This design comes from an exercise in tuning for small area on the open sky130 flow, not from production work.
No functional check of the RTL was part of this run.
No activity file was given, so power comes from the tool's default toggle rates.

File: config.mk
export PLATFORM = sky130hd
export DESIGN_NAME = LD_Wrapper
export DESIGN_NICKNAME = LD_Wrapper
export VERILOG_FILES = /design/flow/design.v
export SDC_FILE = /design/flow/constraint.sdc
export NUM_CORES = 4
export LEC_CHECK = 0
export CAP_MARGIN = 20
export CORE_MARGIN = 2
export CORE_UTILIZATION = 40
export SLEW_MARGIN = 20
File: constraint.sdc
create_clock -name core_clock -period 10.0 [get_ports {clk}]
set_input_delay 2.0000 -clock core_clock [delete_from_list [all_inputs] [get_ports {clk}]]
set_output_delay 2.0000 -clock core_clock [all_outputs]
set_load 0.01 [all_outputs]
File: design.v
module counter #(
    parameter int MAX_COUNT = 255   
)(
    input  logic clk,
    input  logic rst_n,               
    input  logic en,                
    output logic [$clog2(MAX_COUNT+1)-1:0] count
);
always_ff @(posedge clk or negedge rst_n) begin
    if (!rst_n)
        count <= '0;
    else if (en) begin
        if (count == MAX_COUNT)
            count <= '0;
        else
            count <= count + 1;
    end
end
endmodule
module shift_register #(
    parameter int DEPTH = 6   
)(
    input  logic clk,
    input  logic rst_n,
    input  logic enable,        
    input  logic din,
    output logic [DEPTH-1:0] dout
);
    logic [DEPTH-1:0] shift_reg;
    always_ff @(posedge clk or negedge rst_n) begin
        if (!rst_n) begin
            shift_reg <= '0;
        end else if (enable) begin
            shift_reg <= {shift_reg[DEPTH-2:0], din};
        end
    end
    assign dout = shift_reg;
endmodule
module FIFO #(parameter FIFO_WIDTH = 32,
  parameter FIFO_DEPTH = 8
  )(
  input clk,
  input rst_n,
  input wr_en,
  input rd_en,
  input [FIFO_WIDTH-1:0] data_in,
  output reg [FIFO_WIDTH-1:0] data_out,
  output full,
  output  empty, 
  output reg wr_ack,
  output reg rd_ack,
  output reg [$clog2(FIFO_DEPTH):0] count
  );
  reg [FIFO_WIDTH-1:0] mem [FIFO_DEPTH-1:0];
  reg [$clog2(FIFO_DEPTH)-1:0] wr_ptr, rd_ptr;
  always_ff @(posedge clk, negedge rst_n) begin
    if (!rst_n) begin
      wr_ptr <= 0;
      wr_ack <= 0;
      count  <= 0;
      rd_ptr <= 0;
      rd_ack <= 0;
    end else if(wr_en  && (rd_en && count != 0))begin
      mem[wr_ptr] <= data_in;
      data_out    <= mem[rd_ptr];
      wr_ack      <= 1;
      rd_ack      <= 1;
      wr_ptr      <= (wr_ptr + 1) % FIFO_DEPTH;
      rd_ptr      <= (rd_ptr + 1) % FIFO_DEPTH;
    end
    else if (wr_en && (count < FIFO_DEPTH)) begin
      mem[wr_ptr] <= data_in;
      wr_ack <= 1;
      rd_ack<=0;
      wr_ptr <=(wr_ptr + 1) % FIFO_DEPTH;
      count <= count + 1;
    end else if(rd_en && count != 0) begin 
      data_out <= mem[rd_ptr];
      rd_ack<=1;
      wr_ack<=0;
      rd_ptr <= (rd_ptr + 1) % FIFO_DEPTH;
      count <= count - 1;
    end else begin
      wr_ack <= 0;
      rd_ack<=0;
    end
  end
  assign full = (count == FIFO_DEPTH) ? 1 : 0;
  assign empty = (count == 0) ? 1 : 0;
endmodule
module shift_reg_3x3 #(
    parameter PIXEL_SIZE = 8
)(
    input  logic                     clk,
    input  logic                     rst_n,
    input  logic                     pixel_valid,   
    input  logic [PIXEL_SIZE-1:0]     fifo0_in,     
    input  logic [PIXEL_SIZE-1:0]     fifo1_in,     
    input  logic [PIXEL_SIZE-1:0]     fifo2_in,     
    output logic [0:2][0:2][PIXEL_SIZE-1:0] window   
);
    always_ff @(posedge clk or negedge rst_n) begin
        if (!rst_n) begin
            window[0][0] <= 0;
            window[0][1] <= 0; 
            window[0][2] <= 0;
            window[1][0] <= 0; 
            window[1][1] <= 0; 
            window[1][2] <= 0;
            window[2][0] <= 0; 
            window[2][1] <= 0; 
            window[2][2] <= 0;
        end else if (pixel_valid) begin
            window[0][0] <= window[0][1]; 
            window[0][1] <= window[0][2];
            window[1][0] <= window[1][1]; 
            window[1][1] <= window[1][2];
            window[2][0] <= window[2][1]; 
            window[2][1] <= window[2][2];
            window[0][2] <= fifo0_in;
            window[1][2] <= fifo1_in;
            window[2][2] <= fifo2_in;
        end
    end
endmodule
module imgcrop #(parameter FRAME_HEIGHT = 416 ,parameter FRAME_START = 0, parameter AXI_IMG_HIGHT = 416) (clk, rst_n, s_axi_video_tvalid, s_axi_video_tlast, s_axi_video_ready, valid_cnvrtr);
    localparam  FRAME_END = FRAME_START + FRAME_HEIGHT; 
    input clk, rst_n, s_axi_video_tlast, s_axi_video_tvalid, s_axi_video_ready;
    output reg valid_cnvrtr;
    reg [$clog2(AXI_IMG_HIGHT):0] row_counter;
    always @(posedge clk or negedge rst_n) begin
        if(!rst_n) begin
            row_counter<=0;
        end
        else begin
            if(s_axi_video_tvalid&&s_axi_video_tlast&&s_axi_video_ready) begin
                row_counter<=(row_counter==AXI_IMG_HIGHT-1) ? 0 : row_counter+1;
            end
        end
    end
    always @(*) begin
        if(s_axi_video_tvalid&&(row_counter>=FRAME_START&&row_counter<FRAME_END)) begin
            valid_cnvrtr = s_axi_video_tvalid;
        end
        else begin
            valid_cnvrtr = 0;
        end
    end
endmodule
module rgb_converter_axi #(
    parameter  IMG_WIDTH  =416,
    parameter  AXI_WIDTH  = 24,
    parameter  RGB_WIDTH  = 24,
    parameter  GRAY_WIDTH = 8
)(
    input wire clk,                 
    input wire rst_n,               
    input  wire  [AXI_WIDTH-1:0] s_axi_video_tdata,
    input  wire  s_axi_video_tvalid,
    output reg  s_axi_video_ready,
    output wire                           cnv_avr_fifo_wr_en  ,    
    output reg [GRAY_WIDTH-1:0]           cnv_avr_fifo_wr_data,    
    input  wire                           cnv_avr_fifo_full    ,    
    input  wire                           cnv_avr_fifo_empty   ,    
    input  wire                           cnv_avr_wr_ack        ,    
    input  wire                           cnv_avr_rd_ack         ,    
    input  wire [$clog2(IMG_WIDTH):0]     cnv_avr_fifo_data_count      
);
    localparam RED_VALUE = 8'b000_01011;
    localparam GREEN_VALUE = 8'b00_100101;
    localparam BLUE_VALUE = 8'b0_0001111;
    reg [AXI_WIDTH-1:0] rgb_buffer;
    reg buffer_has_data,read_ready;
    wire ready;
    assign ready = (cnv_avr_fifo_data_count <= IMG_WIDTH- 2) ? 1 : 0;
    assign cnv_avr_fifo_wr_en = ((ready)&&(buffer_has_data||(s_axi_video_tvalid&&read_ready))) ? 1 : 0;
    always @(posedge clk or negedge rst_n) begin
        if(!rst_n) begin
            s_axi_video_ready<=0;
            read_ready<=0;
        end
        else begin
           s_axi_video_ready<=ready;
           read_ready<=ready;
        end
    end
    always @(posedge clk or negedge rst_n) begin
        if(!rst_n) begin
            rgb_buffer<=0;
            buffer_has_data<=0;
            cnv_avr_fifo_wr_data<=0;
        end
        else begin
            if((s_axi_video_tvalid&&read_ready)) begin
                rgb_buffer<=s_axi_video_tdata;
                if(ready) begin
                    if(buffer_has_data) begin
                        cnv_avr_fifo_wr_data<=graycnvrtr(rgb_buffer[RGB_WIDTH-1:0]);
                        buffer_has_data<=0;
                    end
                    else begin
                        cnv_avr_fifo_wr_data<=graycnvrtr(s_axi_video_tdata[RGB_WIDTH-1:0]);
                        buffer_has_data<=0;                        
                    end
                end
                else begin
                   buffer_has_data<=1; 
                end
            end
        end
    end
function [7:0] div_3;
    input reg [7:0] a;
    input reg [7:0] b;
    reg[15:0] ab;
    begin
        ab = a*b;
        div_3= ab[12:5]; 
    end
endfunction
function [7:0] div_58;
    input reg [7:0] a;
    input reg [7:0] b;
    reg[15:0] ab;
    begin
        ab = a*b;
        div_58= ab[13:6]; 
    end
endfunction
function [7:0] div_11;
    input reg [7:0] a;
    input reg [7:0] b;
    reg[15:0] ab;
    begin
        ab = a*b;
        div_11= ab[14:7]; 
    end
endfunction
function [7:0] graycnvrtr;
    input [23:0] rgb;
    reg [8:0] tmp;
    begin 
    tmp = div_3(rgb[7:0],RED_VALUE) + div_58(rgb[15:8],GREEN_VALUE) + div_11(rgb[23:16],BLUE_VALUE);
    if(tmp[8]==1)begin
        graycnvrtr = 255;
    end 
    else begin
        graycnvrtr = tmp;
    end
    end
endfunction
endmodule
module edge_detection #(
    parameter THRESHOLD1      = 9500,
    parameter THRESHOLD2      = 55000
) (
    input  logic               clk,
    input  logic               rst_n,
    input  logic signed [11:0] Gx,
    input  logic signed [11:0] Gy,
    output logic               result1,
    output logic               result2
);
    logic signed [23:0] Gx_sq, Gy_sq;
    always_ff @(posedge clk or negedge rst_n) begin
        if (!rst_n) begin
            Gx_sq <= 0;
            Gy_sq <= 0;
        end else begin
            Gx_sq <= Gx * Gx;
            Gy_sq <= Gy * Gy;
        end
    end
    logic [24:0] magnitude_squared;
    always_comb begin
        magnitude_squared = Gx_sq + Gy_sq;
        result1 = (magnitude_squared > THRESHOLD1);
        result2 = (magnitude_squared > THRESHOLD2);
    end
endmodule
module remove_close_duplicates #(
    parameter int IMG_WIDTH = 416,
    parameter int MAX_POINTS = 5,
    parameter int DIST_THRESHOLD = 50
)(
    input  logic                             clk,
    input  logic                             rst_n,
    input  logic                             start,
    input  logic [0:MAX_POINTS-1][$clog2(IMG_WIDTH):0] in_array,
    input  logic [0:MAX_POINTS-1][$clog2(IMG_WIDTH):0] importance,
    output logic [0:MAX_POINTS-1][$clog2(IMG_WIDTH):0] out_array
);
    logic valid_mask [MAX_POINTS];
    logic [$clog2(IMG_WIDTH):0] abs_diff;
    logic [$clog2(IMG_WIDTH):0]       in_array_reg     [MAX_POINTS];
    logic [$clog2(IMG_WIDTH):0]       importance_reg   [MAX_POINTS];
    logic [$clog2(MAX_POINTS)-1:0]       first_index_counter,second_index_counter,stage_counter;
    logic inputs_sampled,first_index_counter_en,second_index_counter_en,stage_counter_en;
    typedef enum logic [1:0] {
        IDLE,
        SAMPLE,
        PROCESS,
        WRITE
    } state_t;
    state_t cs, ns;
    assign inputs_sampled = (cs == PROCESS);
    assign second_index_counter_en = inputs_sampled;
    assign first_index_counter_en = (inputs_sampled && second_index_counter >= MAX_POINTS - 1) ? 1 : 0;
    assign stage_counter_en = (cs == SAMPLE || cs == WRITE);
    counter #(
        .MAX_COUNT(MAX_POINTS-1)
    ) f_counter (
        .clk    (clk),
        .rst_n  (rst_n),
        .en     (first_index_counter_en),
        .count  (first_index_counter)
    );
    counter #(
        .MAX_COUNT(MAX_POINTS-1)
    ) s_counter (
        .clk    (clk),
        .rst_n  (rst_n),
        .en     (second_index_counter_en),
        .count  (second_index_counter)
    );
    counter #(
        .MAX_COUNT(MAX_POINTS-1)
    ) st_counter (
        .clk    (clk),
        .rst_n  (rst_n),
        .en     (stage_counter_en),
        .count  (stage_counter)
    );
    always_ff @(posedge clk or negedge rst_n) begin
        if (!rst_n)begin
            cs <= IDLE;
        end else begin
            cs <= ns;
        end
    end
    always_comb begin
        case (cs)
            IDLE:begin
                if (start)begin
                    ns = SAMPLE;
                end else begin
                    ns = IDLE;
                end
            end
            SAMPLE: begin
                if (stage_counter == MAX_POINTS - 1) begin
                    ns = PROCESS;
                end else begin
                    ns = SAMPLE;
                end
            end
            PROCESS:begin
                if (first_index_counter == MAX_POINTS - 1 && second_index_counter == MAX_POINTS - 1)begin
                    ns = WRITE;
                end else begin
                    ns = PROCESS;
                end
            end
            WRITE:begin
                  if (stage_counter == MAX_POINTS - 1)begin
                    ns = IDLE;
                  end else begin
                    ns = WRITE;
                  end
            end
            default:begin
                ns = IDLE;
            end 
        endcase
    end
    always_ff @(posedge clk or negedge rst_n) begin
        if (!rst_n) begin
            for (int k = 0; k < MAX_POINTS; k++) begin
                in_array_reg   [k] <= 0;
                importance_reg [k] <= 0;
                valid_mask     [k] <= 1'b1;
                out_array      [k] <= 0;
            end
        end else if (cs == SAMPLE) begin
            in_array_reg[stage_counter]   <= in_array[stage_counter];
            importance_reg[stage_counter] <= importance[stage_counter];
            valid_mask[stage_counter]     <= 1'b1;
        end else if (cs == PROCESS)begin
                if (valid_mask[first_index_counter] && valid_mask[second_index_counter] && first_index_counter != second_index_counter) begin
                    if (abs_diff <= DIST_THRESHOLD) begin
                        if (importance_reg[first_index_counter] >= importance_reg[second_index_counter]) begin
                            valid_mask[second_index_counter] <= 1'b0;
                        end else begin
                            valid_mask[first_index_counter] <= 1'b0;
                        end
                    end
                end
        end else if (cs == WRITE) begin
             out_array[stage_counter] <= (valid_mask[stage_counter]) ? in_array_reg[stage_counter] : 0;
        end
    end
    assign  abs_diff = (in_array_reg[first_index_counter] > in_array_reg[second_index_counter]) ? 
                       (in_array_reg[first_index_counter] - in_array_reg[second_index_counter]) : 
                       (in_array_reg[second_index_counter] - in_array_reg[first_index_counter]);
endmodule
module Avg_filter #(
    parameter IMG_WIDTH =640,
    parameter IMG_LENGTH =640,
    parameter PIXEL_SIZE=8
) 
(
    input clk,                                         
    input rst_n,                                       
    output logic                           cnv_avr_fifo_rd_en  ,    
    input  logic [PIXEL_SIZE-1:0]          cnv_avr_fifo_rd_data,    
    input  logic                           cnv_avr_fifo_full    ,    
    input  logic                           cnv_avr_fifo_empty   ,    
    input  logic                           cnv_avr_wr_ack        ,    
    input  logic                           cnv_avr_rd_ack         ,    
    input  logic [$clog2(IMG_WIDTH):0]     cnv_avr_fifo_data_count ,
    output logic                           avr_data_valid  ,    
    output logic [PIXEL_SIZE-1:0]          avr_data_out    
);
    logic                           local_fifo_wr_en_prv   ;    
    logic [PIXEL_SIZE-1:0]          local_fifo_wr_data_prv ;    
    logic                           local_fifo_full_prv    ;    
    logic                           local_fifo_empty_prv   ;    
    logic                           local_fifo_rd_en_prv   ;    
    logic [PIXEL_SIZE-1:0]          local_fifo_rd_data_prv ;   
    logic                           local_wr_ack_prv       ;    
    logic                           local_rd_ack_prv       ;    
    logic [$clog2(IMG_WIDTH):0]   local_fifo_data_count_prv;
    logic                           local_fifo_wr_en_nxt   ;    
    logic [PIXEL_SIZE-1:0]          local_fifo_wr_data_nxt ;    
    logic                           local_fifo_full_nxt    ;    
    logic                           local_fifo_empty_nxt   ;    
    logic                           local_fifo_rd_en_nxt   ;    
    logic [PIXEL_SIZE-1:0]          local_fifo_rd_data_nxt ;   
    logic                           local_wr_ack_nxt       ;    
    logic                           local_rd_ack_nxt       ;    
    logic [$clog2(IMG_WIDTH):0]   local_fifo_data_count_nxt;
    logic                           local_fifo_wr_en_crnt   ;    
    logic [PIXEL_SIZE-1:0]          local_fifo_wr_data_crnt ;    
    logic                           local_fifo_full_crnt    ;    
    logic                           local_fifo_empty_crnt   ;    
    logic                           local_fifo_rd_en_crnt   ;    
    logic [PIXEL_SIZE-1:0]          local_fifo_rd_data_crnt ;   
    logic                           local_wr_ack_crnt       ;    
    logic                           local_rd_ack_crnt       ;    
    logic [$clog2(IMG_WIDTH):0]   local_fifo_data_count_crnt;    
    logic [2:0] Buffer_index;
    logic start_flag;
    logic [PIXEL_SIZE+8:0] global_fifo_r;
    logic [0:2][0:2][PIXEL_SIZE-1:0] avr_window_out;  
    logic                 pixel_valid;   
    logic [$clog2(IMG_WIDTH):0] shift_count;
    logic [$clog2(IMG_LENGTH):0] row;
    logic last_column,before_last_column;  
    logic [PIXEL_SIZE-1:0] prv_fifo_r,crnt_fifo_r,nxt_fifo_r;
assign local_fifo_wr_data_prv = local_fifo_rd_data_crnt;
assign local_fifo_wr_data_crnt=(Buffer_index == 1) ? cnv_avr_fifo_rd_data :local_fifo_rd_data_nxt;
assign local_fifo_wr_data_nxt=cnv_avr_fifo_rd_data;
assign avr_data_out = ((global_fifo_r >> 4) + (global_fifo_r >> 5)  + (global_fifo_r >> 6) + (global_fifo_r >> 10));
assign avr_data_valid = (pixel_valid && shift_count > 3);
assign last_column = (shift_count >= IMG_WIDTH+2) ? 1 : 0;  
assign before_last_column = (shift_count >= IMG_WIDTH) ? 1 : 0;  
assign Buffer_index = (start_flag == 0 && !local_fifo_full_crnt) ? 1 : 
                (!local_fifo_full_nxt ? 2 : 0);
always_comb begin : demux_the_wr_en
    local_fifo_wr_en_crnt=(Buffer_index == 1) ? cnv_avr_rd_ack : local_rd_ack_nxt;
    local_fifo_wr_en_prv=(row == IMG_LENGTH - 1 ) ? 0 : local_rd_ack_crnt;
    local_fifo_wr_en_nxt = (Buffer_index == 2) ? cnv_avr_rd_ack: 0;
end
assign prv_fifo_r = (shift_count >= IMG_WIDTH+1) ? 0 : local_fifo_rd_data_prv;
assign crnt_fifo_r =(shift_count >= IMG_WIDTH+1) ? 0 : local_fifo_rd_data_crnt;
assign nxt_fifo_r = (shift_count >= IMG_WIDTH+1) ? 0 : local_fifo_rd_data_nxt;
assign pixel_valid = (local_rd_ack_crnt) || before_last_column;
   shift_reg_3x3 #(
    .PIXEL_SIZE(PIXEL_SIZE)
) shift_register_inst (
    .clk(clk),
    .rst_n(rst_n),
    .pixel_valid(pixel_valid),
    .fifo0_in(prv_fifo_r),
    .fifo1_in(crnt_fifo_r),
    .fifo2_in(nxt_fifo_r),
    .window(avr_window_out)
);
    FIFO #(
    .FIFO_WIDTH(PIXEL_SIZE),  
    .FIFO_DEPTH(IMG_WIDTH)   
 ) prev_data_buffer_inst (
    .clk(clk),                
    .rst_n(rst_n),            
    .wr_en(local_fifo_wr_en_prv),    
    .rd_en(local_fifo_rd_en_prv),    
    .data_in(local_fifo_wr_data_prv),  
    .data_out(local_fifo_rd_data_prv),
    .full(local_fifo_full_prv),      
    .empty(local_fifo_empty_prv),    
    .wr_ack(local_wr_ack_prv),       
    .rd_ack(local_rd_ack_prv),
    .count(local_fifo_data_count_prv)        
);
    FIFO #(
    .FIFO_WIDTH(PIXEL_SIZE),  
    .FIFO_DEPTH(IMG_WIDTH)   
 ) nxt_data_buffer_inst (
    .clk(clk),                
    .rst_n(rst_n),            
    .wr_en(local_fifo_wr_en_nxt),    
    .rd_en(local_fifo_rd_en_nxt),    
    .data_in(local_fifo_wr_data_nxt),  
    .data_out(local_fifo_rd_data_nxt),
    .full(local_fifo_full_nxt),      
    .empty(local_fifo_empty_nxt),    
    .wr_ack(local_wr_ack_nxt),       
    .rd_ack(local_rd_ack_nxt),
    .count(local_fifo_data_count_nxt)        
);
    FIFO #(
    .FIFO_WIDTH(PIXEL_SIZE),  
    .FIFO_DEPTH(IMG_WIDTH)   
    ) crnt_data_buffer_inst (
    .clk(clk),                
    .rst_n(rst_n),            
    .wr_en(local_fifo_wr_en_crnt),    
    .rd_en(local_fifo_rd_en_crnt),    
    .data_in(local_fifo_wr_data_crnt),  
    .data_out(local_fifo_rd_data_crnt),
    .full(local_fifo_full_crnt),      
    .empty(local_fifo_empty_crnt),    
    .wr_ack(local_wr_ack_crnt),       
    .rd_ack(local_rd_ack_crnt),
    .count(local_fifo_data_count_crnt)        
);
always_comb begin : demux_the_rd_en
    cnv_avr_fifo_rd_en    = (local_fifo_data_count_nxt <= IMG_WIDTH-2)? 1 : 0;
    local_fifo_rd_en_prv  = 0;
    local_fifo_rd_en_crnt = 0;
    local_fifo_rd_en_nxt  = 0;
    if(start_flag && !before_last_column)begin
        local_fifo_rd_en_crnt = 1;
        local_fifo_rd_en_nxt  = 1;
        local_fifo_rd_en_prv =  (row == 0 ) ? 0 : 1 ;
    end
end
always_ff @(posedge clk or negedge rst_n) begin : calc
if(!rst_n)begin
    row <= 1'b0 ;
    global_fifo_r<=0;
    shift_count <= 0;
    start_flag <= 0;
end
else if(start_flag)begin
    if(shift_count>2)begin
        if(row == 0)begin
        global_fifo_r <=   avr_window_out[1][0] + avr_window_out[1][1] + avr_window_out[1][2] +
                           avr_window_out[2][0] + avr_window_out[2][1] + avr_window_out[2][2];                           
        end else if(row == IMG_LENGTH-1) begin
        global_fifo_r <=   avr_window_out[0][0] + avr_window_out[0][1] + avr_window_out[0][2] +
                           avr_window_out[1][0] + avr_window_out[1][1] + avr_window_out[1][2];             
        end else begin
        global_fifo_r <=    avr_window_out[0][0] + avr_window_out[0][1] + avr_window_out[0][2]  +
                            avr_window_out[1][0] + avr_window_out[1][1] + avr_window_out[1][2]  +
                            avr_window_out[2][0] + avr_window_out[2][1] + avr_window_out[2][2];                
        end     
    end
    shift_count<=shift_count+1;
    if(shift_count==IMG_WIDTH+3)begin
        row<=row+1;
        shift_count<=0;
    end
    if((local_fifo_empty_nxt && local_fifo_empty_crnt && shift_count==IMG_WIDTH+3))begin
        start_flag <= 0;
        if(local_fifo_empty_nxt && local_fifo_empty_crnt && shift_count==IMG_WIDTH+3)begin
            row <= 0 ;
        end
    end
end else begin
    if(local_fifo_data_count_nxt > 3)begin
        start_flag <= 1;
    end
end
end
endmodule
module sobel_filter #(
    parameter THRESHOLD1 = 9500,
    parameter THRESHOLD2 = 55000,
    parameter IMG_WIDTH =640,
    parameter IMG_LENGTH =640,
    parameter PIXEL_SIZE=8
) 
(
    input clk,                                         
    input rst_n,                                       
    input  logic                           avr_data_valid    ,    
    input  logic       [PIXEL_SIZE-1:0]    avr_data_out   ,  
    output sobel_out_valid,
    output first_threshold_sobel_result,
    output second_threshold_sobel_result 
);
    logic                           local_fifo_wr_en_prv   ;    
    logic [PIXEL_SIZE-1:0]          local_fifo_wr_data_prv ;    
    logic                           local_fifo_full_prv    ;    
    logic                           local_fifo_empty_prv   ;    
    logic                           local_fifo_rd_en_prv   ;    
    logic [PIXEL_SIZE-1:0]          local_fifo_rd_data_prv ;   
    logic                           local_wr_ack_prv       ;    
    logic                           local_rd_ack_prv       ;    
    logic [$clog2(IMG_WIDTH):0]   local_fifo_data_count_prv;
    logic                           local_fifo_wr_en_nxt   ;    
    logic [PIXEL_SIZE-1:0]          local_fifo_wr_data_nxt ;    
    logic                           local_fifo_full_nxt    ;    
    logic                           local_fifo_empty_nxt   ;    
    logic                           local_fifo_rd_en_nxt   ;    
    logic [PIXEL_SIZE-1:0]          local_fifo_rd_data_nxt ;   
    logic                           local_wr_ack_nxt       ;    
    logic                           local_rd_ack_nxt       ;    
    logic [$clog2(IMG_WIDTH):0]     local_fifo_data_count_nxt;
    logic                           local_fifo_wr_en_crnt   ;    
    logic [PIXEL_SIZE-1:0]          local_fifo_wr_data_crnt ;    
    logic                           local_fifo_full_crnt    ;    
    logic                           local_fifo_empty_crnt   ;    
    logic                           local_fifo_rd_en_crnt   ;    
    logic [PIXEL_SIZE-1:0]          local_fifo_rd_data_crnt ;   
    logic                           local_wr_ack_crnt       ;    
    logic                           local_rd_ack_crnt       ;    
    logic [$clog2(IMG_WIDTH):0]   local_fifo_data_count_crnt;    
    logic [2:0] Buffer_index;
    logic start_flag;
    logic [0:2][0:2][PIXEL_SIZE-1:0] sobel_window_out;  
    logic                 pixel_valid;   
    logic [$clog2(IMG_WIDTH):0] shift_count;
    logic [$clog2(IMG_LENGTH)-1:0] row;
    logic last_column,before_last_column;  
    logic [PIXEL_SIZE-1:0] prv_fifo_r,crnt_fifo_r,nxt_fifo_r;
    logic signed [11:0] global_fifo_Gx_r,global_fifo_Gy_r;
    logic first_threshold_sobel_result_r,second_threshold_sobel_result_r;
    logic                           avr_data_valid_r    ;    
    logic       [PIXEL_SIZE-1:0]    avr_data_out_r   ;    
always_ff @(posedge clk or negedge rst_n) begin : samble_avr_results
    if(!rst_n)begin
        avr_data_valid_r <= 1'b0;
        avr_data_out_r <= 0;
    end else if(avr_data_valid)begin
        avr_data_valid_r <= 1'b1;
        avr_data_out_r <= avr_data_out;
    end else begin
        avr_data_valid_r <= 1'b0;
        avr_data_out_r <= 1'b0;
    end
end
assign local_fifo_wr_data_prv = local_fifo_rd_data_crnt;
assign local_fifo_wr_data_crnt = (Buffer_index == 1) ? avr_data_out_r :local_fifo_rd_data_nxt;
assign local_fifo_wr_data_nxt = avr_data_out_r;
assign first_threshold_sobel_result  = first_threshold_sobel_result_r;
assign second_threshold_sobel_result = second_threshold_sobel_result_r;
assign last_column = (shift_count >= IMG_WIDTH+2) ? 1 : 0;  
assign before_last_column = (shift_count >= IMG_WIDTH) ? 1 : 0;  
assign sobel_out_valid = (pixel_valid && shift_count > 3);
always_comb begin : demux_the_wr_en
    local_fifo_wr_en_crnt=( Buffer_index == 1) ? avr_data_valid_r : local_rd_ack_nxt;
    local_fifo_wr_en_prv=(row == IMG_LENGTH - 1) ? 0 : local_rd_ack_crnt;
    local_fifo_wr_en_nxt = (Buffer_index == 2) ? avr_data_valid_r : 0;
end
assign Buffer_index = (start_flag == 0 && !local_fifo_full_crnt) ? 1 : 
                (!local_fifo_full_nxt ? 2 : 0);
assign prv_fifo_r = (shift_count >= IMG_WIDTH+1) ? 0 : local_fifo_rd_data_prv;
assign crnt_fifo_r =(shift_count >= IMG_WIDTH+1) ? 0 : local_fifo_rd_data_crnt;
assign nxt_fifo_r = (shift_count >= IMG_WIDTH+1) ? 0 : local_fifo_rd_data_nxt;
assign pixel_valid = (local_rd_ack_crnt) || before_last_column;
   shift_reg_3x3 #(
    .PIXEL_SIZE(PIXEL_SIZE)
) shift_register_inst (
    .clk(clk),
    .rst_n(rst_n),
    .pixel_valid(pixel_valid),
    .fifo0_in(prv_fifo_r),
    .fifo1_in(crnt_fifo_r),
    .fifo2_in(nxt_fifo_r),
    .window(sobel_window_out)
);
    FIFO #(
    .FIFO_WIDTH(PIXEL_SIZE),  
    .FIFO_DEPTH(IMG_WIDTH)   
 ) prev_data_buffer_inst (
    .clk(clk),                
    .rst_n(rst_n),            
    .wr_en(local_fifo_wr_en_prv),    
    .rd_en(local_fifo_rd_en_prv),    
    .data_in(local_fifo_wr_data_prv),  
    .data_out(local_fifo_rd_data_prv),
    .full(local_fifo_full_prv),      
    .empty(local_fifo_empty_prv),    
    .wr_ack(local_wr_ack_prv),       
    .rd_ack(local_rd_ack_prv),
    .count(local_fifo_data_count_prv)        
);
    FIFO #(
    .FIFO_WIDTH(PIXEL_SIZE),  
    .FIFO_DEPTH(IMG_WIDTH)   
 ) nxt_data_buffer_inst (
    .clk(clk),                
    .rst_n(rst_n),            
    .wr_en(local_fifo_wr_en_nxt),    
    .rd_en(local_fifo_rd_en_nxt),    
    .data_in(local_fifo_wr_data_nxt),  
    .data_out(local_fifo_rd_data_nxt),
    .full(local_fifo_full_nxt),      
    .empty(local_fifo_empty_nxt),    
    .wr_ack(local_wr_ack_nxt),       
    .rd_ack(local_rd_ack_nxt),
    .count(local_fifo_data_count_nxt)        
);
    FIFO #(
    .FIFO_WIDTH(PIXEL_SIZE),  
    .FIFO_DEPTH(IMG_WIDTH)   
    ) crnt_data_buffer_inst (
    .clk(clk),                
    .rst_n(rst_n),            
    .wr_en(local_fifo_wr_en_crnt),    
    .rd_en(local_fifo_rd_en_crnt),    
    .data_in(local_fifo_wr_data_crnt),  
    .data_out(local_fifo_rd_data_crnt),
    .full(local_fifo_full_crnt),      
    .empty(local_fifo_empty_crnt),    
    .wr_ack(local_wr_ack_crnt),       
    .rd_ack(local_rd_ack_crnt),
    .count(local_fifo_data_count_crnt)        
);
    edge_detection #(
        .THRESHOLD1(THRESHOLD1),
        .THRESHOLD2(THRESHOLD2)
    ) ed1_inst (
        .clk(clk),
        .rst_n(rst_n),
        .Gx(global_fifo_Gx_r),
        .Gy(global_fifo_Gy_r),
        .result1(first_threshold_sobel_result_r),
        .result2(second_threshold_sobel_result_r)
    );
always_comb begin : demux_the_rd_en
    local_fifo_rd_en_prv  = 0;
    local_fifo_rd_en_crnt = 0;
    local_fifo_rd_en_nxt  = 0;
    if(start_flag && !before_last_column)begin
        local_fifo_rd_en_crnt = 1;
        local_fifo_rd_en_nxt  = 1;
        local_fifo_rd_en_prv =  (row == 0) ? 0 : 1 ;
    end
end
always_ff @(posedge clk or negedge rst_n) begin : calc
if(!rst_n)begin
    row <= 1'b0 ;
    shift_count <= 0;
    start_flag <= 0;
    global_fifo_Gx_r <=0;
    global_fifo_Gy_r <=0;
end
else if(start_flag)begin
    if (shift_count > 2) begin
    if (row == 0) begin
        global_fifo_Gx_r <=  -(sobel_window_out[1][0] << 1) + (sobel_window_out[1][2] << 1) +
                             -sobel_window_out[2][0] + sobel_window_out[2][2];
        global_fifo_Gy_r <=  sobel_window_out[2][0] + (sobel_window_out[2][1] << 1) + sobel_window_out[2][2];
    end else if (row == IMG_LENGTH - 1) begin
        global_fifo_Gx_r <=  -sobel_window_out[0][0] + sobel_window_out[0][2] +
                             -(sobel_window_out[1][0] << 1) + (sobel_window_out[1][2] << 1);
        global_fifo_Gy_r <=  -sobel_window_out[0][0] - (sobel_window_out[0][1] << 1) - sobel_window_out[0][2];
    end else begin
        global_fifo_Gx_r <=  -sobel_window_out[0][0] + sobel_window_out[0][2] +
                             -(sobel_window_out[1][0] << 1) + (sobel_window_out[1][2] << 1) +
                             -sobel_window_out[2][0] + sobel_window_out[2][2];
        global_fifo_Gy_r <=  -sobel_window_out[0][0] - (sobel_window_out[0][1] << 1) - sobel_window_out[0][2] +
                              sobel_window_out[2][0] + (sobel_window_out[2][1] << 1) + sobel_window_out[2][2];
    end
end
    shift_count<=shift_count+1;
    if(shift_count==IMG_WIDTH+3)begin
        row<=row+1;
        shift_count<=0;
    end
    if((local_fifo_empty_nxt && local_fifo_empty_crnt && shift_count==IMG_WIDTH+3))begin
        start_flag <= 0;
        if(local_fifo_empty_nxt && local_fifo_empty_crnt && shift_count==IMG_WIDTH+3)begin
            row <= 0 ;
        end
    end
end else begin
    if(local_fifo_data_count_nxt > 3)begin
        start_flag <= 1;
    end
end
end
endmodule
module decision #(
    parameter PIXEL_GAP_THRESHOLD =5,
    parameter DIST_THRESHOLD = 50,
    parameter IMG_WIDTH =640,
    parameter IMG_LENGTH =640
) 
(
    input clk,                                         
    input rst_n,                                       
    input sobel_out_valid,
    input first_threshold_sobel_result,
    input second_threshold_sobel_result,
    output logic [4-1:0]                   number_of_lanes,  
    output logic [4-1:0]                   current_lane,  
    output logic                           decision_out_valid,  
    output logic [$clog2(IMG_WIDTH):0]     current_lane_left_boundry,  
    output logic [$clog2(IMG_WIDTH):0]     current_lane_right_boundry  
);
localparam IMAGE_CENTER = (IMG_WIDTH >> 1);
localparam LANE_SPACING = PIXEL_GAP_THRESHOLD;
localparam [3-1:0] LINE_WIDTH = 3'b111;
localparam int ACC_MAX = (1000 < (1 << ($clog2(IMG_WIDTH)+1)) - 2) ? 1000 : (1 << ($clog2(IMG_WIDTH)+1)) - 3;
logic start_flag,start_filtering;
logic first_threshold_sobel_result_r,second_threshold_sobel_result_r;
logic [$clog2(IMG_WIDTH):0] last_cluster_detected;  
logic [$clog2(IMG_WIDTH + 1)-1:0] column_counter;  
logic [$clog2(IMG_LENGTH + 1)-1:0] row_counter;    
logic [5-1:0][$clog2(IMG_WIDTH):0] lane_boundaries;
logic [5-1:0][$clog2(IMG_WIDTH):0] lane_boundaries_filtered;
logic [5-1:0][$clog2(IMG_WIDTH):0] lane_boundarie_accurence;
logic row_counter_en;
logic [$clog2(LINE_WIDTH)-1:0] consecutive_ones;
logic cluster_detected;
logic [5-1:0] lines_number;
logic [5-1:0] right_lines_number;
logic [11:0] lane_boundaries_filtered_r[4:0];
logic [2:0] out_stage_counter;
assign row_counter_en = (column_counter == IMG_WIDTH-1) ? 1 : 0;
    counter #(
        .MAX_COUNT(IMG_WIDTH-1)
    ) col_counter (
        .clk    (clk),
        .rst_n  (rst_n),
        .en     (start_flag),
        .count  (column_counter)
    );
    counter #(
        .MAX_COUNT(IMG_LENGTH-1)
    ) r_counter (
        .clk    (clk),
        .rst_n  (rst_n),
        .en     (row_counter_en),
        .count  (row_counter)
    );
    shift_register #(
        .DEPTH($clog2(LINE_WIDTH))
    ) shift_inst (
        .clk(clk),
        .rst_n(rst_n),
        .enable(start_flag),
        .din(first_threshold_sobel_result_r),
        .dout(consecutive_ones)
    );
    remove_close_duplicates #(
        .IMG_WIDTH(IMG_WIDTH),
        .DIST_THRESHOLD(DIST_THRESHOLD)
    ) u_remove_close_duplicates (
        .clk(clk),
        .rst_n(rst_n),
        .start(start_filtering),
        .in_array(lane_boundaries),
        .importance(lane_boundarie_accurence),
        .out_array(lane_boundaries_filtered)
    );
always_ff @(posedge clk or negedge rst_n) begin : samble_sobel_results
    if(!rst_n)begin
        start_flag <= 1'b0;
        first_threshold_sobel_result_r <= 1'b0;
        second_threshold_sobel_result_r <= 1'b0;
    end else if(sobel_out_valid)begin
        start_flag <= 1'b1;
        first_threshold_sobel_result_r <= first_threshold_sobel_result;
        second_threshold_sobel_result_r <= second_threshold_sobel_result;
    end else begin
        start_flag <= 1'b0;
        first_threshold_sobel_result_r <= 1'b0;
        second_threshold_sobel_result_r <= 1'b0;
    end
end
always_ff @(posedge clk or negedge rst_n) begin : calc_number_of_lanes
if(!rst_n)begin
        for (int i = 0; i < 5; i = i + 1) begin
            lane_boundarie_accurence[i] <= 0;
            lane_boundaries[i] <= 0;
        end
    end else if(start_flag)begin
        if (cluster_detected) begin
            if (((lane_boundarie_accurence[0] > 0) &&
            (column_counter + LANE_SPACING >= lane_boundaries[0]) &&
            (column_counter <= lane_boundaries[0] + LANE_SPACING)) || lane_boundarie_accurence[0] == 0) begin
                lane_boundaries[0] <= column_counter;
                lane_boundarie_accurence[0] <= (lane_boundarie_accurence[0] < ACC_MAX) ? lane_boundarie_accurence[0] + 2 : lane_boundarie_accurence[0] ;
        end else if (((lane_boundarie_accurence[1] > 0) &&
            (column_counter + LANE_SPACING >= lane_boundaries[1]) &&
            (column_counter <= lane_boundaries[1] + LANE_SPACING)) || lane_boundarie_accurence[1] == 0) begin
                lane_boundaries[1] <= column_counter;
                lane_boundarie_accurence[1] <= (lane_boundarie_accurence[1] < ACC_MAX) ? lane_boundarie_accurence[1] + 2 : lane_boundarie_accurence[1] ;
        end else if (((lane_boundarie_accurence[2] > 0) &&
            (column_counter + LANE_SPACING >= lane_boundaries[2]) &&
            (column_counter <= lane_boundaries[2] + LANE_SPACING)) || lane_boundarie_accurence[2] == 0) begin
                lane_boundaries[2] <= column_counter;
                lane_boundarie_accurence[2] <= (lane_boundarie_accurence[2] < ACC_MAX) ? lane_boundarie_accurence[2] + 2 : lane_boundarie_accurence[2] ;
        end else if (((lane_boundarie_accurence[3] > 0) &&
            (column_counter + LANE_SPACING >= lane_boundaries[3]) &&
            (column_counter <= lane_boundaries[3] + LANE_SPACING)) || lane_boundarie_accurence[3] == 0) begin
                lane_boundaries[3] <= column_counter;
                lane_boundarie_accurence[3] <= (lane_boundarie_accurence[3] < ACC_MAX) ? lane_boundarie_accurence[3] + 2 : lane_boundarie_accurence[3] ;
        end else if (((lane_boundarie_accurence[4] > 0) &&
            (column_counter + LANE_SPACING >= lane_boundaries[4]) &&
            (column_counter <= lane_boundaries[4] + LANE_SPACING)) || lane_boundarie_accurence[4] == 0) begin
                lane_boundaries[4] <= column_counter;
                lane_boundarie_accurence[4] <= (lane_boundarie_accurence[4] < ACC_MAX) ? lane_boundarie_accurence[4] + 2 : lane_boundarie_accurence[4] ;
        end 
    end else begin
           if ((lane_boundaries[0] == column_counter) && (lane_boundarie_accurence[0] > 0) ) begin
                lane_boundarie_accurence[0] <= lane_boundarie_accurence[0] - 1;
            end else if ((lane_boundaries[1] == column_counter) && (lane_boundarie_accurence[1] > 0)) begin
                lane_boundarie_accurence[1] <= lane_boundarie_accurence[1] - 1;
            end else if ((lane_boundaries[2] == column_counter) && (lane_boundarie_accurence[2] > 0)) begin
                lane_boundarie_accurence[2] <= lane_boundarie_accurence[2] - 1;
            end else if ((lane_boundaries[3] == column_counter) && (lane_boundarie_accurence[3] > 0)) begin
                lane_boundarie_accurence[3] <= lane_boundarie_accurence[3] - 1;
            end else if ((lane_boundaries[4] == column_counter) && (lane_boundarie_accurence[4] > 0)) begin
                lane_boundarie_accurence[4] <= lane_boundarie_accurence[4] - 1;
            end 
        end
    end 
end
always_ff @(posedge clk or negedge rst_n) begin : the_cluster_estimation
    if (!rst_n) begin
        cluster_detected <= 1'b0;
        last_cluster_detected <= 1'b0;
    end else begin
        if ((consecutive_ones == LINE_WIDTH) && ((row_counter >= 3) && (row_counter <= IMG_LENGTH - 3)) && (column_counter-last_cluster_detected >= 5)) begin
            cluster_detected <= 1'b1;
            last_cluster_detected <= column_counter;
        end else begin
            cluster_detected <= 1'b0;
        end
        if(column_counter >= IMG_WIDTH - 1)begin
            last_cluster_detected <= 1'b0;
        end
    end
end
always_ff @(posedge clk or negedge rst_n) begin
    if (!rst_n) begin
        for (int i = 0; i < 5; i++) lane_boundaries_filtered_r[i] <= 0;
        start_filtering <= 0;
    end else if(column_counter == 0 && row_counter == IMG_LENGTH-3)begin
        start_filtering <= 1;
    end else if (column_counter == IMG_WIDTH-1 && row_counter == IMG_LENGTH-2) begin
        for (int i = 0; i < 5; i++) begin
            lane_boundaries_filtered_r[i] <= lane_boundaries_filtered[i];
        end
    end else begin
        start_filtering <= 0;
    end
end
always_ff @(posedge clk or negedge rst_n) begin
    if (!rst_n) begin
        lines_number        <= 0;
        right_lines_number  <= 0;
        out_stage_counter   <= 0;
    end else if (column_counter >= IMG_WIDTH-5 && row_counter == IMG_LENGTH-1) begin
        if (lane_boundaries_filtered_r[out_stage_counter] > 0)begin
            lines_number <= lines_number + 1;
        end
        if (lane_boundaries_filtered_r[out_stage_counter] > IMAGE_CENTER)begin
            right_lines_number <= right_lines_number + 1;
        end
        out_stage_counter <= out_stage_counter + 1;
    end else if(row_counter == 1) begin
        lines_number        <= 0;
        right_lines_number  <= 0;
        out_stage_counter   <= 0;
    end
end
always_ff @(posedge clk or negedge rst_n) begin
    if (!rst_n) begin
        current_lane_left_boundry  <= 0;
        current_lane_right_boundry <= IMG_WIDTH;
    end else if (column_counter >= IMG_WIDTH-5 && row_counter == IMG_LENGTH-1) begin
        if ((lane_boundaries_filtered_r[out_stage_counter] < IMAGE_CENTER) && (current_lane_left_boundry < lane_boundaries_filtered_r[out_stage_counter]))begin
            current_lane_left_boundry = lane_boundaries_filtered_r[out_stage_counter];
        end
        if ((lane_boundaries_filtered_r[out_stage_counter] > IMAGE_CENTER) && (current_lane_right_boundry > lane_boundaries_filtered_r[out_stage_counter]))begin
            current_lane_right_boundry = lane_boundaries_filtered_r[out_stage_counter];
        end
    end else if(row_counter == 1) begin
        current_lane_left_boundry  <= 0;
        current_lane_right_boundry <= IMG_WIDTH;
    end
end
always_ff @(posedge clk or negedge rst_n) begin : drive_the_valid_signal
if(!rst_n)begin
    decision_out_valid <= 1'b0;
end else if(column_counter == IMG_WIDTH-1 && row_counter == IMG_LENGTH-1)begin
    decision_out_valid <= 1'b1;
end else begin
    decision_out_valid <= 1'b0;
end
end
assign    number_of_lanes = (lines_number > 1) ? (lines_number - 1) : 1;
assign    current_lane = (lines_number > right_lines_number) ? (lines_number - right_lines_number) : 1;
endmodule
module LD_Wrapper # (
    parameter THRESHOLD1      = 10000,
    parameter THRESHOLD2      = 50000,
    parameter IMG_LENGTH     = 32   ,
    parameter IMG_WIDTH      = 64   , 
    parameter PIXEL_SIZE     = 8   ,
    parameter AXI_WIDTH      = 24  ,    
    parameter RGB_WIDTH      =24   ,
    parameter PIXEL_GAP_THRESHOLD = 2,
    parameter FRAME_START = 16,
    parameter FRAME_TOTAL = 48,
    parameter DIST_THRESHOLD = 8
) (
    input clk,                                         
    input rst_n,                                       
    output logic [4-1:0] number_of_lanes,  
    output logic [4-1:0] current_lane,  
    output logic         decision_out_valid,  
    output logic [$clog2(IMG_WIDTH):0]     current_lane_left_boundry,  
    output logic [$clog2(IMG_WIDTH):0]     current_lane_right_boundry,  
    input  logic  [AXI_WIDTH-1:0] s_axi_video_tdata,
    input  logic  s_axi_video_tvalid,
    output logic  s_axi_video_ready,
    input  logic  s_axi_video_tlast
);
    logic                           cnv_avr_fifo_wr_en   ;    
    logic  [PIXEL_SIZE-1:0]         cnv_avr_fifo_wr_data ;    
    logic                           cnv_avr_fifo_full    ;    
    logic                           cnv_avr_fifo_empty   ;    
    logic                           cnv_avr_fifo_rd_en  ;    
    logic [PIXEL_SIZE-1:0]          cnv_avr_fifo_rd_data ;   
    logic                           cnv_avr_wr_ack      ;    
    logic                           cnv_avr_rd_ack       ;    
    logic [$clog2(IMG_WIDTH):0]     cnv_avr_fifo_data_count ;
    logic                           avr_data_valid   ;    
    logic  [PIXEL_SIZE-1:0]         avr_data_out ;    
    logic sobel_out_valid;
    logic first_threshold_sobel_result;
    logic second_threshold_sobel_result;
    logic valid_cnvrtr;
imgcrop #(
    .FRAME_HEIGHT(IMG_LENGTH),
    .FRAME_START(FRAME_START),
    .AXI_IMG_HIGHT(FRAME_TOTAL)   
) u_imgcrop (
    .clk                (clk),                   
    .rst_n              (rst_n),                 
    .s_axi_video_tvalid(s_axi_video_tvalid),    
    .s_axi_video_tlast (s_axi_video_tlast),     
    .s_axi_video_ready (s_axi_video_ready),     
    .valid_cnvrtr      (valid_cnvrtr)           
);
rgb_converter_axi #(
    .IMG_WIDTH(IMG_WIDTH),
    .AXI_WIDTH(AXI_WIDTH),       
    .RGB_WIDTH(RGB_WIDTH),       
    .GRAY_WIDTH(PIXEL_SIZE)        
) rgb_converter_inst (
    .clk(clk),                        
    .rst_n(rst_n),                    
    .s_axi_video_tdata(s_axi_video_tdata),   
    .s_axi_video_tvalid(valid_cnvrtr),  
    .s_axi_video_ready(s_axi_video_ready),    
    .cnv_avr_fifo_wr_en(cnv_avr_fifo_wr_en)  ,    
    .cnv_avr_fifo_wr_data(cnv_avr_fifo_wr_data),    
    .cnv_avr_fifo_full(cnv_avr_fifo_full)    ,    
    .cnv_avr_fifo_empty(cnv_avr_fifo_empty)   ,    
    .cnv_avr_wr_ack     (cnv_avr_wr_ack)   ,    
    .cnv_avr_rd_ack      (cnv_avr_rd_ack)   ,    
    .cnv_avr_fifo_data_count(cnv_avr_fifo_data_count)      
);
Avg_filter #(
    .IMG_LENGTH(IMG_LENGTH), 
    .IMG_WIDTH(IMG_WIDTH), 
    .PIXEL_SIZE(PIXEL_SIZE)
) avg_filter_inst (
    .clk(clk),
    .rst_n(rst_n),
    .cnv_avr_fifo_rd_en(cnv_avr_fifo_rd_en),    
    .cnv_avr_fifo_rd_data(cnv_avr_fifo_rd_data),    
    .cnv_avr_fifo_full(cnv_avr_fifo_full),    
    .cnv_avr_fifo_empty(cnv_avr_fifo_empty),    
    .cnv_avr_wr_ack(cnv_avr_wr_ack),    
    .cnv_avr_rd_ack (cnv_avr_rd_ack),    
    .cnv_avr_fifo_data_count(cnv_avr_fifo_data_count),
    .avr_data_valid(avr_data_valid),
    .avr_data_out(avr_data_out)
);
sobel_filter #(
    .THRESHOLD1(THRESHOLD1),
    .THRESHOLD2(THRESHOLD2),
    .IMG_LENGTH(IMG_LENGTH), 
    .IMG_WIDTH(IMG_WIDTH), 
    .PIXEL_SIZE(PIXEL_SIZE)
) sobel_filter_inst (
    .clk(clk),
    .rst_n(rst_n),
    .avr_data_valid(avr_data_valid),
    .avr_data_out(avr_data_out),
    .sobel_out_valid(sobel_out_valid),
    .first_threshold_sobel_result(first_threshold_sobel_result),
    .second_threshold_sobel_result(second_threshold_sobel_result)
);
    decision #(
        .PIXEL_GAP_THRESHOLD(PIXEL_GAP_THRESHOLD),
        .DIST_THRESHOLD(DIST_THRESHOLD),
        .IMG_WIDTH(IMG_WIDTH),
        .IMG_LENGTH(IMG_LENGTH)
    ) decision_inst (
        .clk(clk),
        .rst_n(rst_n),
        .sobel_out_valid(sobel_out_valid),
        .first_threshold_sobel_result(first_threshold_sobel_result),
        .second_threshold_sobel_result(second_threshold_sobel_result),
        .number_of_lanes(number_of_lanes),
        .decision_out_valid(decision_out_valid),
        .current_lane(current_lane),
        .current_lane_left_boundry(current_lane_left_boundry),
        .current_lane_right_boundry(current_lane_right_boundry)
    );
        FIFO #(
            .FIFO_WIDTH(PIXEL_SIZE),  
            .FIFO_DEPTH(IMG_WIDTH)   
        ) cnv_avr_fifo_inst (
            .clk(clk),                
            .rst_n(rst_n),            
            .wr_en(cnv_avr_fifo_wr_en),    
            .rd_en(cnv_avr_fifo_rd_en),    
            .data_in(cnv_avr_fifo_wr_data),  
            .data_out(cnv_avr_fifo_rd_data),
            .full(cnv_avr_fifo_full),      
            .empty(cnv_avr_fifo_empty),    
            .wr_ack(cnv_avr_wr_ack),       
            .rd_ack(cnv_avr_rd_ack),
            .count(cnv_avr_fifo_data_count)        
        );
endmodule
File: run.sh
#!/bin/bash
# synth_recipe.tcl (not shown) runs the flow's synth.tcl, then flattens the netlist and writes it again
# the make line also repeats each setting of config.mk as NAME=value (left out here)
make -C /OpenROAD-flow-scripts/flow DESIGN_CONFIG=/design/flow/config.mk WORK_HOME=/design/flow/orfs CLKGATE_MAP_FILE= SYNTH_SCRIPT=/design/flow/synth_recipe.tcl finish
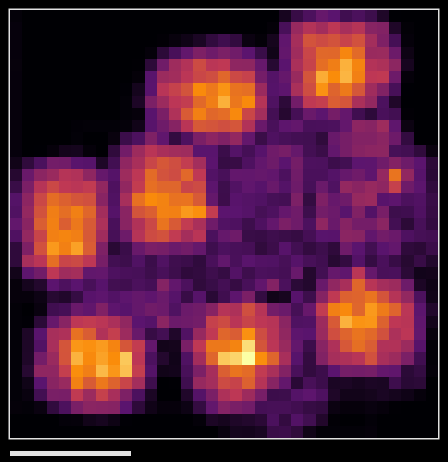
(images/metal_density.png)
Bar = 200 um. 35 x 35 tiles, from black (low) to pale yellow (high), scaled to the fullest tile. Values are wire area over tile area, all layers added.
fullest tile: 0.84
tiles over half the peak: 18%
emptiest ninth of the die: north-west

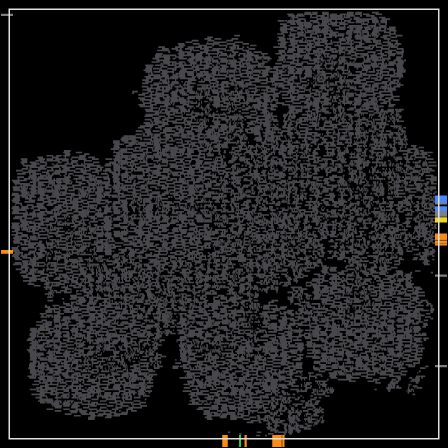
(images/io_placement.png)
Pins as bars across the die edge, other pins in gray.
| port | color | pins | direction | edge |
|---|---|---|---|---|
| `number_of_lanes` | yellow | 4 | output | east |
| `s_axi_video_ready` | green | 1 | output | south |
| `s_axi_video_tdata` | orange | 24 | input | 15 south, 7 east, 2 west |
| `current_lane_right_boundry` | blue | 7 | output | east |
all pins by edge: 33 east, 16 south, 3 west
port bufs: 51
Die Span X: 707 um
Die Y-Extent: 707 um

==> key figures <==
Run status
  • Outcome: timing/DRC/antenna clean

Finish
  • Multi-input logic portion of the cell area: 29.3%
  • Non-Clock Inverter Count: 916
  • Proportion of layout cells with a drive suffix above 1: 11.6%
  • Commonest non-fill, non-tap cell in the layout: edfxtp_1
  • Register area: 127000 um^2
  • Plain + repair buffers: 723

Power and ir drop
  • Design Power: 74.1 mW
  • Clock power share: 23.5%
  • Clk. pwr: approximately 18 mW
  • Power share of the sequential group: 32.7%

Yosys
  • Mapped Cells: roughly 14000
  • #FFs+latches synth: 4348
  • Sequential element share of the synthesized area: 64.2%
  • Count leader, synth: edfxtp_1
  • Top cells by count, synth: 3640 x edfxtp_1, 1269 x nor2_1, 913 x nand2_1
  • Share of the synthesized area in the top cell type: between 50 and 60%

Floorplan
  • Initial Util: ~40%
  • # Taps: 6500
  • Cell Rows: 258
  • Io pins: 52
  • Core box area: about 490000 um^2

Routing
  • WL/cell: 29.9 um
  • DR DRC count: 0
  • Highest routing layer actually used: met5
  • DR vias/cell: 6.07
  • Number of routed nets with antenna violations: 0

Placed design
  • Routability Congestion: 0.994
  • Placed cell areas: 210000 um^2

Clock tree
  • Clock Latency Late Sink: 1.05 ns
  • Clock-pin slew on the worst setup and hold paths: roughly 0.06 ns
  • Post_cts resized: 0
  • H-tree Lvls: 5

Worst hold path
  • Hold path depth: 2

Global routing
  • Grt met2 use: 38.9%
  • GRT Util Overall: roughly a quarter
  • Largest net degree at the start of global routing: 145

STA
  • Slew HR: 13.7%
  • Hold slack: 0.472 ns

Setup path
  • Cell breakdown of the critical path: clkinv_1 > ha_4 > xor2_1 > ha_1 > ha_1 > a21o_1 > a21oi_1 > nor2_1 > o211a_1 > nor2_4 > inv_2 > ha_1 > or4_1 > a21oi_1 > o221ai_1 > nand2b_1 > a2111o_1 > or2_1 > or3_1 > nor2_1 > a21oi_1 > o221ai_1
  • CP arrival: 9.01 ns
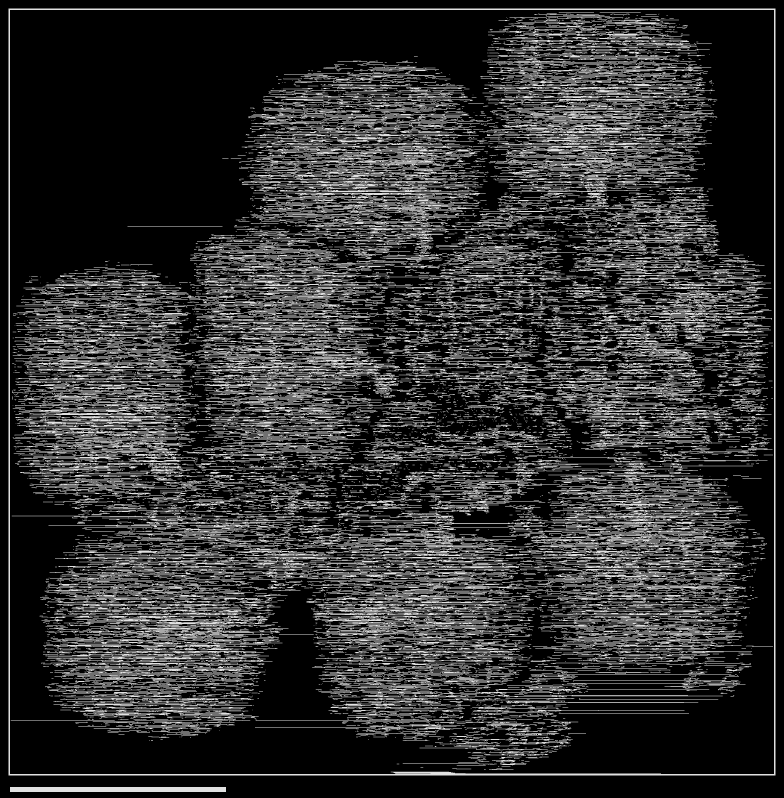
(images/layer_met1.png)
Bar = 200 um.
share of all routed wire: 40%
main direction: horizontal

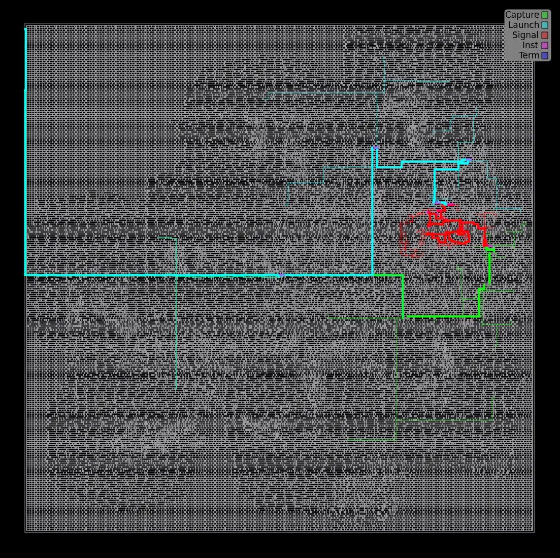
(images/worst_path.png)
Post-Layout Cell Count: 22000
Util after Layout: 45.8%
post-route setup TNS: 0 ns
post-route minimum period: 8.10 ns
final worst-path setup slack: 1.90 ns

[separate check: timing with driven ports]
Ports are ideal in the flow. The routed layout listed here was re-timed in OpenROAD.
Step 1 (the two cells are an assumption about what drives the block):
set clk [get_ports {clk}]
set_driving_cell -lib_cell sky130_fd_sc_hd__clkbuf_16 $clk
set_driving_cell -lib_cell sky130_fd_sc_hd__buf_2 [delete_from_list [all_inputs] $clk]
Step 2 also shifts input and output timing later by t, the mid clock arrival at the registers, as if the neighbouring blocks saw the same clock.
a / b / c = ideal ports / drivers / drivers and shift; a / b = the first two.
t (ns): 1.137
setup slack, ns: 1.903 / 1.903 / 1.556
worst register clock-pin slew, ns: 0.07 / 0.07
worst slew at a driven data input, ns: 0.52
After both steps setup and hold are still met in this run. For this run, drivers alone change the setup slack by 0.000 ns; drivers and shift together by -0.347 ns.
